Context: an optimization exercise on an open-source flow, tuned for small area, a short achievable clock period and few clock cycles per item. The choices shown serve that exercise and are no tape-out recipe. At most, simulation tests tie the RTL to the original design; equivalence was not proved. The series may have gaps, and a smaller design here may also do less where the tests do not look. For run 1, only the layout was checked, not whether the RTL still works. No activity file was given, so power comes from the tool's default toggle rates.

### Finished layout with every layer on, run 1

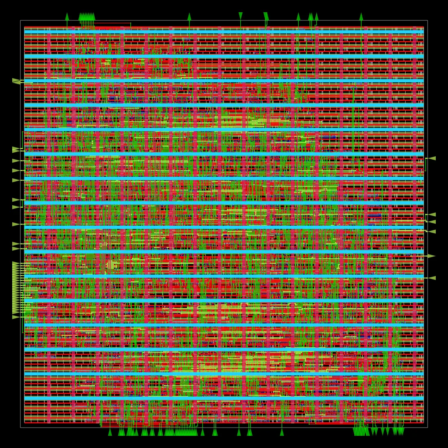
### Nets reached from selected ports, run 1

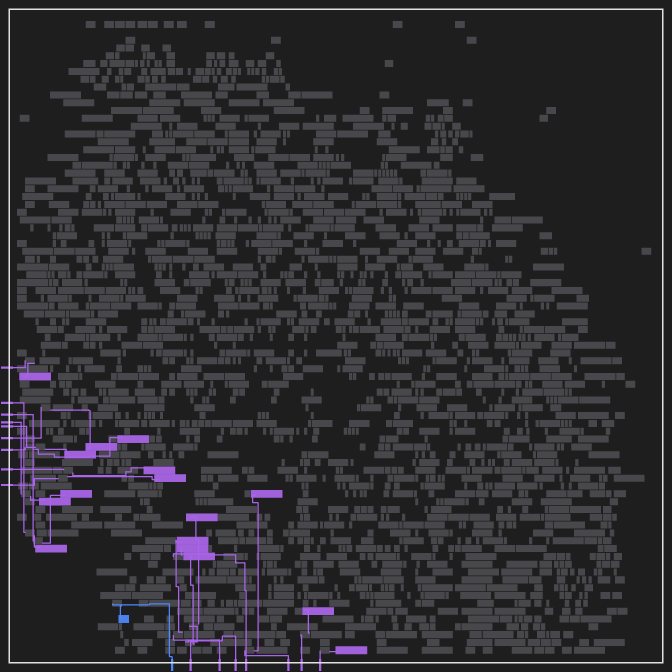
### Gate-type map, run 1

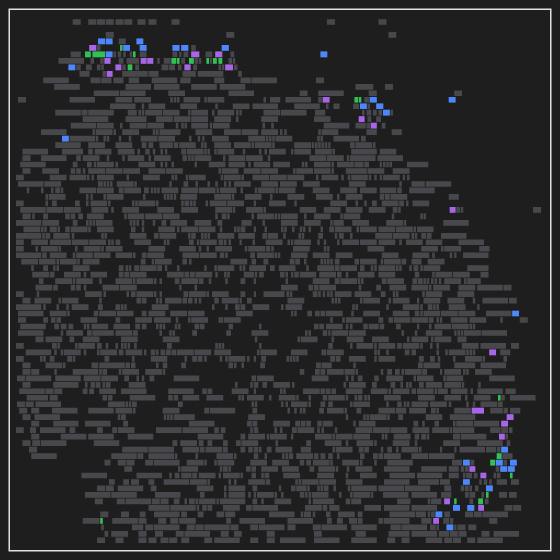
### Clock wiring as the flow saved it, run 1

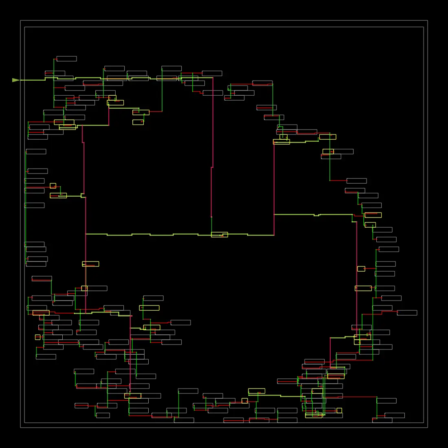
==> flow/design.v, too long to show whole: its modules and the start of the top module <==
// module pipelined: 1692 lines
module pipelined(
    input  wire              clk,
    input  wire              rst,
    input  wire              in_valid,
    output wire              in_ready,
    input  wire signed [15:0] a,
    input  wire signed [15:0] b,
    input  wire signed [15:0] c,
    input  wire signed [15:0] d,
    input  wire signed [15:0] e,
    output reg               out_valid,
    input  wire              out_ready,
    output wire signed [31:0] y
);
  // ...
==> flow/run.sh <==
#!/bin/bash
# synth_recipe.tcl (not shown) runs the flow's synth.tcl, then flattens the netlist and writes it again
# the make line also repeats each setting of config.mk as NAME=value (left out here)
make -C /OpenROAD-flow-scripts/flow DESIGN_CONFIG=/design/flow/config.mk WORK_HOME=/design/flow/orfs CLKGATE_MAP_FILE= SYNTH_SCRIPT=/design/flow/synth_recipe.tcl finish
==> flow/config.mk <==
export PLATFORM = sky130hd
export DESIGN_NAME = pipelined
export DESIGN_NICKNAME = pipelined
export VERILOG_FILES = /design/flow/design.v
export SDC_FILE = /design/flow/constraint.sdc
export NUM_CORES = 4
export LEC_CHECK = 0
export CAP_MARGIN = 20
export CORE_MARGIN = 2
export CORE_UTILIZATION = 40
export SLEW_MARGIN = 20
==> flow/constraint.sdc <==
create_clock -name core_clock -period 8.0 [get_ports {clk}]
set_input_delay 1.6000 -clock core_clock [delete_from_list [all_inputs] [get_ports {clk}]]
set_output_delay 1.6000 -clock core_clock [all_outputs]
set_load 0.01 [all_outputs]
==> results.sh, run 1 <==
export IMPL_cp_max_fo=4
export IMPL_arrival_ns=4.20
export IMPL_crit_required_ns=6.40
export IMPL_coreArea_um2=48950
export IMPL_num_fill_cells=4511
export IMPL_areaGrowthSynthToFinish_pct=12.64
export IMPL_use_met2=0.3908
export IMPL_track_usage=0.2362
export IMPL_met3_usage=0.06155
export IMPL_hold_viol_final=0
export IMPL_synthXorXnorAreaFrac=0.01324
export IMPL_dp_hpwl_um=43350
export IMPL_status="no timing/DRC/antenna violations"
export IMPL_initial_utilization=0.4053
export IMPL_layout_nets=2488
export IMPL_numCtsBuffers=17
export IMPL_r2r_slack_ns=2.62
export IMPL_synth_cell_types=54
export IMPL_die_x_um=226.7
export IMPL_grt_max_degree=65
export IMPL_cap_violations=0
export IMPL_die_area_um2=51400
export IMPL_multi_input_comb_area_um2=13750
export IMPL_synth_edff_count=144
export IMPL_yosys_warnings=1
export IMPL_syn_avg_cell_area_um2=11.00
export IMPL_cts_root_buf="clkbuf_16"
export IMPL_regArea_um2=4364
export IMPL_ys_seq_area_frac=0.2200
export IMPL_hold_depth=0
export IMPL_synth_main_ff_cell="edfxtp_1"
export IMPL_clk_pin_slew_worst_paths_ns=0.07
export IMPL_rsz0062_at_grt="no"
export IMPL_io_buffers=117
export IMPL_grt_pass1_vias=14650
export IMPL_synthSimpleGateAreaFrac=0.1481
export IMPL_async_reset_ff_frac=0
export IMPL_wirelength_um=55830
export IMPL_final_min_clock_period_ns=5.802
export IMPL_die_height_um=226.7
export IMPL_vias_per_cell=4.959
export IMPL_gr_max_usage_layer="met2"
export IMPL_start_kind="register"
export IMPL_hold_path_class="register to register"
export IMPL_drtIter0Drc=769
-- 'Finished layout with every layer on' (at the start) --
row cnt: 81
final std cells w/o fill: 2,566
io pins: 118

-- 'Nets reached from selected ports' (at the start) --
| port | colour | bits | direction | end cells | buffers | wire |
|---|---|---|---|---|---|---|
| b | purple | 16 | input | 16 | 16 | 757 um |
| in_valid | blue | 1 | input | 1 | 1 | 46.6 um |

-- 'Gate-type map' (at the start) --
| family | colour | cells | where |
|---|---|---|---|
| XOR/XNOR gates | blue | 30 | spread over the die |
| NOR gates | green | 21 | spread over the die |
| AND-OR and OR-AND gates | purple | 24 | spread over the die |

-- 'Clock wiring as the flow saved it' (at the start) --
FF+latch count: 146
clock network power: 874 uW
CTS Sinks: 146

==> run 1: Yosys cell counts, drive strengths merged (3+ instances only) <==
cell	number	share of area
and2	291	0.092
clkbuf	66	0.013
nand2	240	0.045
xor2	10	0.0044
nor3	3	0.00076
nor2	10	0.0019
fa	465	0.47
nor2b	5	0.0016
xnor2	20	0.0088
o31ai	3	0.0018
inv	392	0.074
o21ai	11	0.0033
nand3	10	0.0025
ha	50	0.032
a21oi	28	0.0076
o21a	5	0.0023
a21o	15	0.0059
a31oi	4	0.0013
edfxtp	144	0.22
==> run 1: metrics by stage <==
step / setup slack [ns] / cell area [um2] / utilization
floorplan: 1.209 / 19840 / -
global placement: 2.680 / 21720 / 0.4436
detailed placement: 2.623 / 21720 / 0.4436
CTS: 2.123 / 22350 / 0.4566
global route: 1.962 / 22350 / 0.4566
finish: 2.198 / 22350 / 0.4566
==> run 1: kinds of logic (layout without fill, tap and decap cells) <==
family / count (synthesis) / in the layout
and+or+nand+nor: 570 / 570
adders and majority gates: 515 / 515
buffers and inverters: 459 / 558
DFF: 146 / 146
AOI/OAI and AO/OA: 82 / 82
xor gates and xnor gates: 30 / 30
muxes: 1 / 1
==> run 1: metal layers <==
metal	routed length, um	part of all wire	vias up
met2	27360	0.49	420
met5	0	0	-
met1	22360	0.40	6709
met3	3808	0.068	106
li1	-	-	5489
met4	2292	0.041	0
==> run 1: where the power goes <==
part / internal [uW] / switching [uW] / total (uW)
sequential: 1670 / 156 / 1830
clock: 477 / 397 / 874
combinational: 3580 / 4320 / 7900
total: 5730 / 4870 / 10600
==> run 1: critical path, stage by stage (launching register included) <==
cell and delay, ns:
edfxtp_1 0.41, ha_1 0.25, inv_1 0.07, fa_1 0.21, and2b_1 0.20, o2111ai_1 0.31, a211oi_2 0.15, o211ai_2 0.54
nor3_1 0.21, o211a_1 0.34, a221oi_2 0.30, xnor2_1 0.16, clkdlybuf4s50_1 0.56
==> run 1: cell type report <==
class / instances / area share
multi-input cells: 1198 / 0.6152
clock inverters: 15 / 0.009349
well taps: 664 / 0.03717
inverters: 392 / 0.06583
clock buffers: 17 / 0.01903
flip-flops and latches: 146 / 0.1953
repair buffers: 134 / 0.05811
### Close-up of the layout, run 1

Window x 150 to 190, y 37 to 77 um. Cells in grey, sequential cells in the stronger grey; small squares are vias.
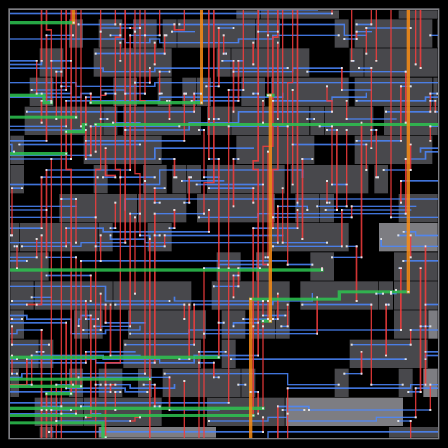

==> run 2: too many edits to list; what changed since run 1 <==
flow/design.v: 1692 -> 1212 lines; modules unchanged: 0
  pipelined: edited, 1692 -> 1212 lines
==> flow/flow/run.sh (new file) <==
#!/bin/bash
# Standard ORFS layout, except that Yosys's "synth" runs with -noabc, so the quick
# ABC pass before full-adder extraction does not scramble the adder tree's polarity.
set -euo pipefail
sed 's/yosys synth -nofsm -noshare {\*}\$args/yosys synth -nofsm -noshare -noabc {*}$args/' synth_recipe.tcl > flow/noabc_synth.tcl
grep -q -- '-noabc' flow/noabc_synth.tcl
sed "s#SYNTH_SCRIPT=[^ ]*#SYNTH_SCRIPT=$PWD/flow/noabc_synth.tcl#" standard.sh > flow/standard_noabc.sh
grep -q noabc_synth flow/standard_noabc.sh
bash flow/standard_noabc.sh "BUFFER_PORTS_ARGS=-buffer_cell sky130_fd_sc_hd__buf_1" finish > standard.log 2>&1
==> flow/standard.sh (new file) <==
#!/bin/bash
# synth_recipe.tcl (not shown) runs the flow's synth.tcl, then flattens the netlist and writes it again
# the make line also repeats each setting of config.mk as NAME=value (left out here)
make -C /OpenROAD-flow-scripts/flow DESIGN_CONFIG=/design/flow/config.mk WORK_HOME=/design/flow/orfs CLKGATE_MAP_FILE= SYNTH_SCRIPT=/design/flow/synth_recipe.tcl "${@:-finish}"
--- a/flow/config.mk
+++ b/flow/config.mk
@@ -6,6 +6,8 @@
 export NUM_CORES = 4
 export LEC_CHECK = 0
+export ABC_AREA = 1
 export CAP_MARGIN = 20
 export CORE_MARGIN = 2
 export CORE_UTILIZATION = 40
+export SETUP_SLACK_MARGIN = 4.2
 export SLEW_MARGIN = 20
removed: flow/run.sh
### Close-up of the layout, run 2

Window x 150 to 190, y 37 to 77 um. Cells in grey, sequential cells in the stronger grey; small squares are vias.
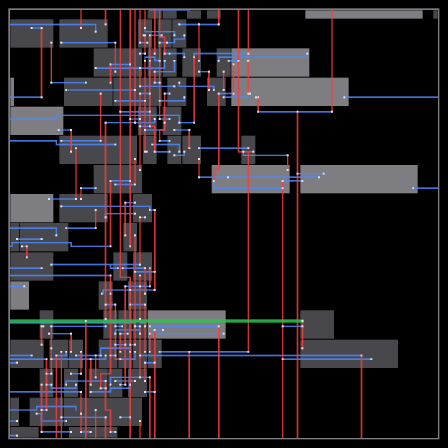
| layer | colour |
|---|---|
| metal 3 | green |
| metal 1 | blue |
| metal 2 | red |
most frequent: nand2_1 (14), ha_1 (9), inv_1 (6)
sequential cells in the window: 5
cells with their middle in the window: 56

### Finished layout with every layer on, run 2

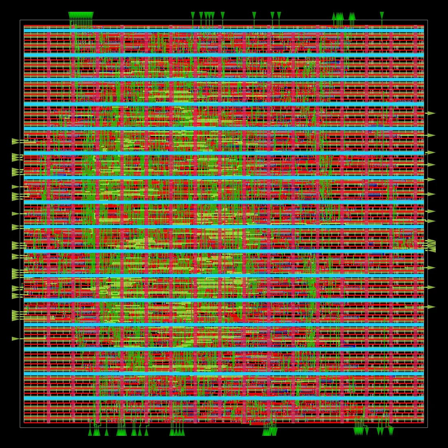
post-route cell area: 21,380 um2
full die area: 51,150 um2
DIE HEIGHT: 226.2 um

### Clock distribution, run 2

Bar = 50 um.
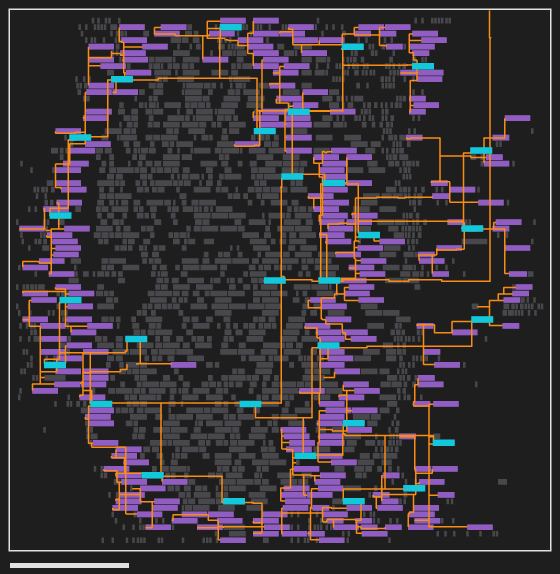
[flip-flops] purple | count: 254
[clock wires] orange | length: 3,590 um
[clock drivers] cyan | count: 29
flops lie: spread over the die

==> results.sh, run 2 <==
export IMPL_numCtsBuffers=29
export IMPL_clk_pin_slew_worst_paths_ns=0.07
export IMPL_yosys_area_top_type="edfxtp_1"
export IMPL_rsz0062_at_grt="no"
export IMPL_clock_sinks=254
export IMPL_async_reset_ff_frac=0
export IMPL_gr_total_overflow=0
export IMPL_num_fill_cells=4585
export IMPL_arrival_ns=4.01
export IMPL_cap_violations=0
export IMPL_initial_utilization=0.4042
export IMPL_die_x_um=226.2
export IMPL_synth_edff_count=217
export IMPL_r2r_slack_ns=4.30
export IMPL_wirelength_um=50080
export IMPL_crit_required_ns=8.31
export IMPL_ioPinCount=118
export IMPL_yosys_warnings=1
export IMPL_final_cells=2425
export IMPL_insertedDiodeCount=0
export IMPL_status="no timing/DRC/antenna violations"
export IMPL_synth_main_ff_cell="edfxtp_1"
export IMPL_p_sw_uw=4921
export IMPL_yosys_top_cells_count="xor2_1 (271), fa_1 (247), o22ai_1 (240), edfxtp_1 (217), nand2_1 (159)"
export IMPL_yosys_top_cells_area="edfxtp_1 (33%), fa_1 (25%), xor2_1 (12%)"
export IMPL_final_min_clock_period_ns=3.696
export IMPL_synthXorXnorAreaFrac=0.1291
export IMPL_coreArea_um2=48850
export IMPL_synthSimpleGateAreaFrac=0.05437
export IMPL_rr_worst_depth=5
export IMPL_p_comb_frac=0.621
export IMPL_cellPowerDensity_nw_per_um2=510.7
export IMPL_io_buffers=117
export IMPL_synth_cell_types=30
export IMPL_cts_root_buf="clkbuf_16"
export IMPL_hold_viol_final=0
export IMPL_dp_hpwl_um=36560
export IMPL_seqPwrFrac=0.259
export IMPL_grt_pass1_vias=13220
export IMPL_drtIter0Drc=1358
export IMPL_synth_most_common_cell="xor2_1"
export IMPL_vias_per_cell=5.330
export IMPL_hold_path_class="register to register"
export IMPL_syn_avg_cell_area_um2=11.29
export IMPL_clkPwrFrac=0.120
export IMPL_cp_max_fo=18
export IMPL_row_count=81
export IMPL_swShare=0.4508
export IMPL_synthAdderAreaFrac=0.2891
export IMPL_synth_top_area_share=0.3300
export IMPL_areaGrowthSynthToFinish_pct=8.270
export IMPL_hold_depth=2
export IMPL_track_usage=0.1987
export IMPL_start_kind="register"
export IMPL_layout_nets=2131
export IMPL_ys_seq_area_frac=0.3676
export IMPL_p_int_uw=5996
Testbench counts for the RTL of run 2, summed over its fixed seeds: cycles 32,024, items 32,000.
[run 2: through the flow]
stage | total power, uW | utilization | worst slack [ns] | hold WS (ns) | area, um2
final | 10920 | 0.4376 | 4.304 | 0.4494 | 21380
after global routing | 12190 | 0.4376 | 4.213 | 0.4738 | 21380
after floorplan | 7677 | - | 4.604 | 0.4184 | 19750
after CTS | 10960 | 0.4373 | 4.276 | 0.4544 | 21360
after global placement | 9389 | 0.4180 | 4.371 | 0.4332 | 20420
after detailed placement | 9611 | 0.4180 | 4.276 | 0.4380 | 20420
[run 2: critical path, cell delays in order, from the launching register on]
cell and delay, ns:
edfxtp_1 1.04, fa_1 0.61, fa_1 0.41, fa_1 0.45, fa_1 0.45, fa_1 0.46
[run 2: final cells by class]
type | count | area, um2 | share of cell area
Clock buffer | 33 | 793.3 | 0.03711
Clock inverter | 20 | 150.1 | 0.007024
Inverter | 143 | 544.3 | 0.02546
Multi-Input combinational cell | 1183 | 11280 | 0.5276
Sequential cell | 254 | 7258 | 0.3395
Tap cell | 664 | 830.8 | 0.03886
Timing Repair Buffer | 128 | 521.8 | 0.02441
[run 2: cells by family after synthesis]
family,after synthesis
simple gates,260
flops,254
buf+inv,312
fa+ha+maj,308
xor+xnor,291
compound gates,324
[run 2: layer usage]
metal,share of wire,global-route usage
met5,0,0
met4,0.017,0.04520
met3,0.083,0.03812
met2,0.45,0.3098
met1,0.45,0.2875
[run 2: timing repair]
item	4_1_cts	5_1_grt
buffers inserted	0	1
hold buffers	0	0
setup endpoints to repair	0	3
resized for setup	0	1
hold endpoints to repair	0	0
[run 2: power groups by stage]
stage               Sequential [uW]  Combinational (uW)  Clock [uW]
global placement               2840                6550           0
global route                   2890                7910        1390
finish                         2830                6780        1310
CTS                            2840                6780        1340
detailed placement             2860                6750           0
floorplan                      2690                4980           0
==> run 3, diff against run 2 <==
--- a/flow/flow/run.sh
+++ b/flow/flow/run.sh
@@ -1,5 +1,10 @@
 #!/bin/bash
-# Standard ORFS layout, except that Yosys's "synth" runs with -noabc, so the quick
-# ABC pass before full-adder extraction does not scramble the adder tree's polarity.
+# The standard ORFS layout with two changes:
+#  - Yosys's "synth" runs with -noabc. Otherwise the quick ABC pass before full-adder extraction
+#    changes the adder tree's polarity, and extract_fa then puts inverters between the fa cells.
+#    Registers, their names and their cell types stay as the standard synthesis makes them.
+#  - Port buffers are buf_1 rather than the default buffer cell. Every port still gets a buffer.
+# The tools' full output goes to standard.log in the work folder; ORFS also keeps per-step logs
+# under orfs/logs/.
 set -euo pipefail
 sed 's/yosys synth -nofsm -noshare {\*}\$args/yosys synth -nofsm -noshare -noabc {*}$args/' synth_recipe.tcl > flow/noabc_synth.tcl
### Nets reached from selected ports, run 3

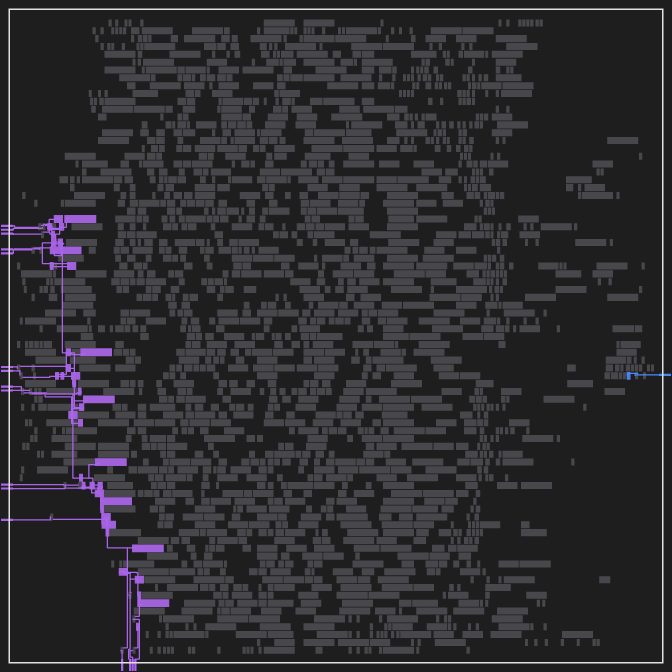
| port | colour | bits | direction | end cells | buffers | wire |
|---|---|---|---|---|---|---|
| in_valid | blue | 1 | input | 1 | 1 | 13.5 um |
| b | purple | 16 | input | 42 | 16 | 670 um |

### Clock wiring as the flow saved it, run 3

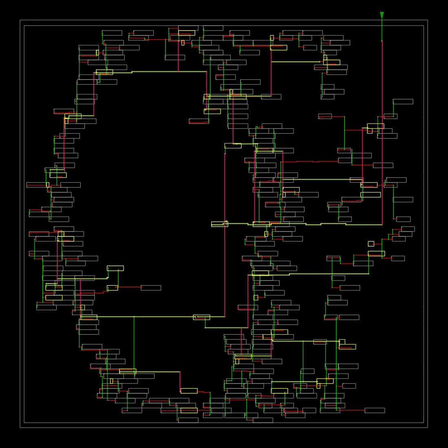
CTS Buf Count: 29
clock insertion delay at the later pin of the skew report: 0.57 ns
# clk buffers: 33
Worst Skew: 0.01493 ns
clock network power: 1310 uW

### Gate-type map, run 3

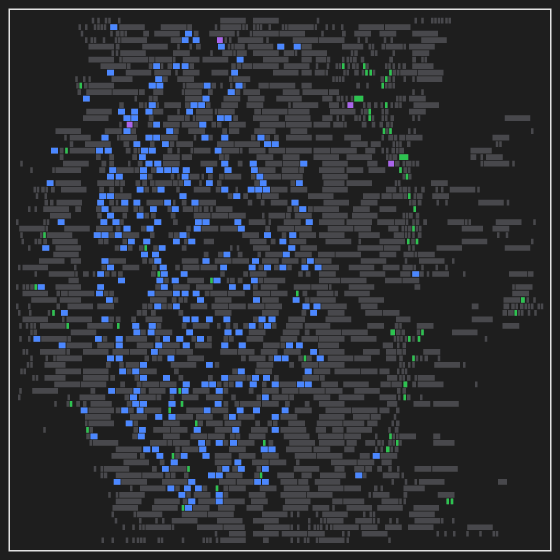
multi-input combinational area share: 0.5276
commonest non-fill, non-tap cell in the layout: xor2_1

==> results.sh, run 3 <==
export IMPL_regArea_um2=7258
export IMPL_arrival_ns=4.01
export IMPL_hold_buffers=0
export IMPL_drtIter0Drc=1358
export IMPL_yosys_top_cells_area="edfxtp_1 (33%), fa_1 (25%), xor2_1 (12%)"
export IMPL_ioPinCount=118
export IMPL_clk_pin_slew_worst_paths_ns=0.07
export IMPL_yosys_area_top_type="edfxtp_1"
export IMPL_num_fill_cells=4585
export IMPL_p_int_uw=5996
export IMPL_insertedDiodeCount=0
export IMPL_die_height_um=226.2
export IMPL_async_reset_ff_frac=0
export IMPL_synth_cell_area_um2=19740
export IMPL_ys_seq_area_frac=0.3676
export IMPL_hold_depth=2
export IMPL_swShare=0.4508
export IMPL_hold_viol_final=0
export IMPL_rr_worst_depth=5
export IMPL_synth_edff_count=217
export IMPL_p_sw_uw=4921
export IMPL_row_count=81
export IMPL_min_period_over_period=0.4620
export IMPL_rsz0062_at_grt="no"
export IMPL_io_buffers=117
export IMPL_wirelength_um=50080
export IMPL_start_kind="register"
export IMPL_cp_max_fo=18
export IMPL_multi_input_comb_area_um2=11280
export IMPL_final_min_clock_period_ns=3.696
export IMPL_crit_required_ns=8.31
export IMPL_vias_per_cell=5.330
export IMPL_synth_top_area_share=0.3300
export IMPL_clkPwrFrac=0.120
export IMPL_seqPwrFrac=0.259
export IMPL_dp_hpwl_um=36560
export IMPL_cellPowerDensity_nw_per_um2=510.7
export IMPL_synth_main_ff_cell="edfxtp_1"
export IMPL_r2r_slack_ns=4.30
export IMPL_yosys_top_cells_count="xor2_1 (271), fa_1 (247), o22ai_1 (240), edfxtp_1 (217), nand2_1 (159)"
export IMPL_synth_cell_types=30
export IMPL_grt_pass1_vias=13220
export IMPL_vias=12930
export IMPL_yosys_warnings=1
export IMPL_track_usage=0.1987
export IMPL_cts_root_buf="clkbuf_16"
export IMPL_layout_nets=2131
export IMPL_status="no timing/DRC/antenna violations"
export IMPL_areaGrowthSynthToFinish_pct=8.270
export IMPL_die_area_um2=51150
export IMPL_syn_avg_cell_area_um2=11.29
export IMPL_hold_path_class="register to register"
export IMPL_gr_total_overflow=0
export IMPL_coreArea_um2=48850
export IMPL_die_x_um=226.2
[run 3: logic make-up after synthesis]
| kind of cell | share of synthesized area |
|---|---|
| fa+ha+maj | 0.2891 |
| compound gates | 0.09829 |
| buf+inv | 0.06160 |
| simple gates | 0.05437 |
| flops | 0.3676 |
| xor+xnor | 0.1291 |
[run 3: metal layers]
metal | routed length, um | GRT usage | vias up
li1 | - | - | 5857
met1 | 22590 | 0.2875 | 6405
met2 | 22470 | 0.3098 | 583
met3 | 4177 | 0.03812 | 80
met4 | 843 | 0.04520 | 0
met5 | 0 | 0 | -
[run 3: power by group through the flow]
stage,sequential (uW),clock (uW),combinational (uW)
after CTS,2840,1340,6780
final,2830,1310,6780
after detailed placement,2860,0,6750
after global placement,2840,0,6550
after floorplan,2690,0,4980
after global routing,2890,1390,7910
[run 3: worst max-delay path, cell delays in order, from the launching register on]
cell,delay (ns)
edfxtp_1,1.04
fa_1,0.61
fa_1,0.41
fa_1,0.45
fa_1,0.45
fa_1,0.46
[run 3: cell type report]
class | instances | area share
repair buffers | 128 | 0.02441
clock inverters | 20 | 0.007024
clock buffers | 33 | 0.03711
well taps | 664 | 0.03886
multi-input cells | 1183 | 0.5276
inverters | 143 | 0.02546
flip-flops and latches | 254 | 0.3395
[run 3: stage by stage]
stage / cells / hold WS (ns) / setup slack [ns] / instance area [um2] / total power, uW
after floorplan: 1749 / 0.4184 / 4.604 / 19750 / 7677
after global placement: 2371 / 0.4332 / 4.371 / 20420 / 9389
after detailed placement: 2371 / 0.4380 / 4.276 / 20420 / 9611
after CTS: 2424 / 0.4544 / 4.276 / 21360 / 10960
after global routing: 2425 / 0.4738 / 4.213 / 21380 / 12190
final: 2425 / 0.4494 / 4.304 / 21380 / 10920
[run 3: timing repair]
item,in CTS,in global routing
gates resized for setup,0,1
buffers inserted,0,1
setup endpoints to repair,0,3

-- separate check: timing with driven ports --
The results above use ideal ports. As a check the final layouts listed here were re-extracted and re-timed, cells and wires unchanged.
Step 1 sets driving cells, clkbuf_16 on the clock port and buf_2 on the other inputs (assumed; they add their load-dependent delay and slew).
Step 2, shift: input delay + t, output delay - t, t = (earliest + latest rising clock arrival at the registers) / 2. This alone moves slack from input paths to output paths.
Slacks: ideal / step 1 / step 2; pairs: ideal / step 1.
| run | t, ns | setup WS [ns] | worst register clock-pin slew, ns |
|---|---|---|---|
| run 1 | 0.547 | 2.198 / 2.142 / 2.617 | 0.08 / 0.08 |
| run 2 | 0.618 | 4.304 / 4.304 / 4.304 | 0.07 / 0.07 |
| run 3 | 0.618 | 4.304 / 4.304 / 4.304 | 0.07 / 0.07 |
After both steps every run listed still meets setup and hold.
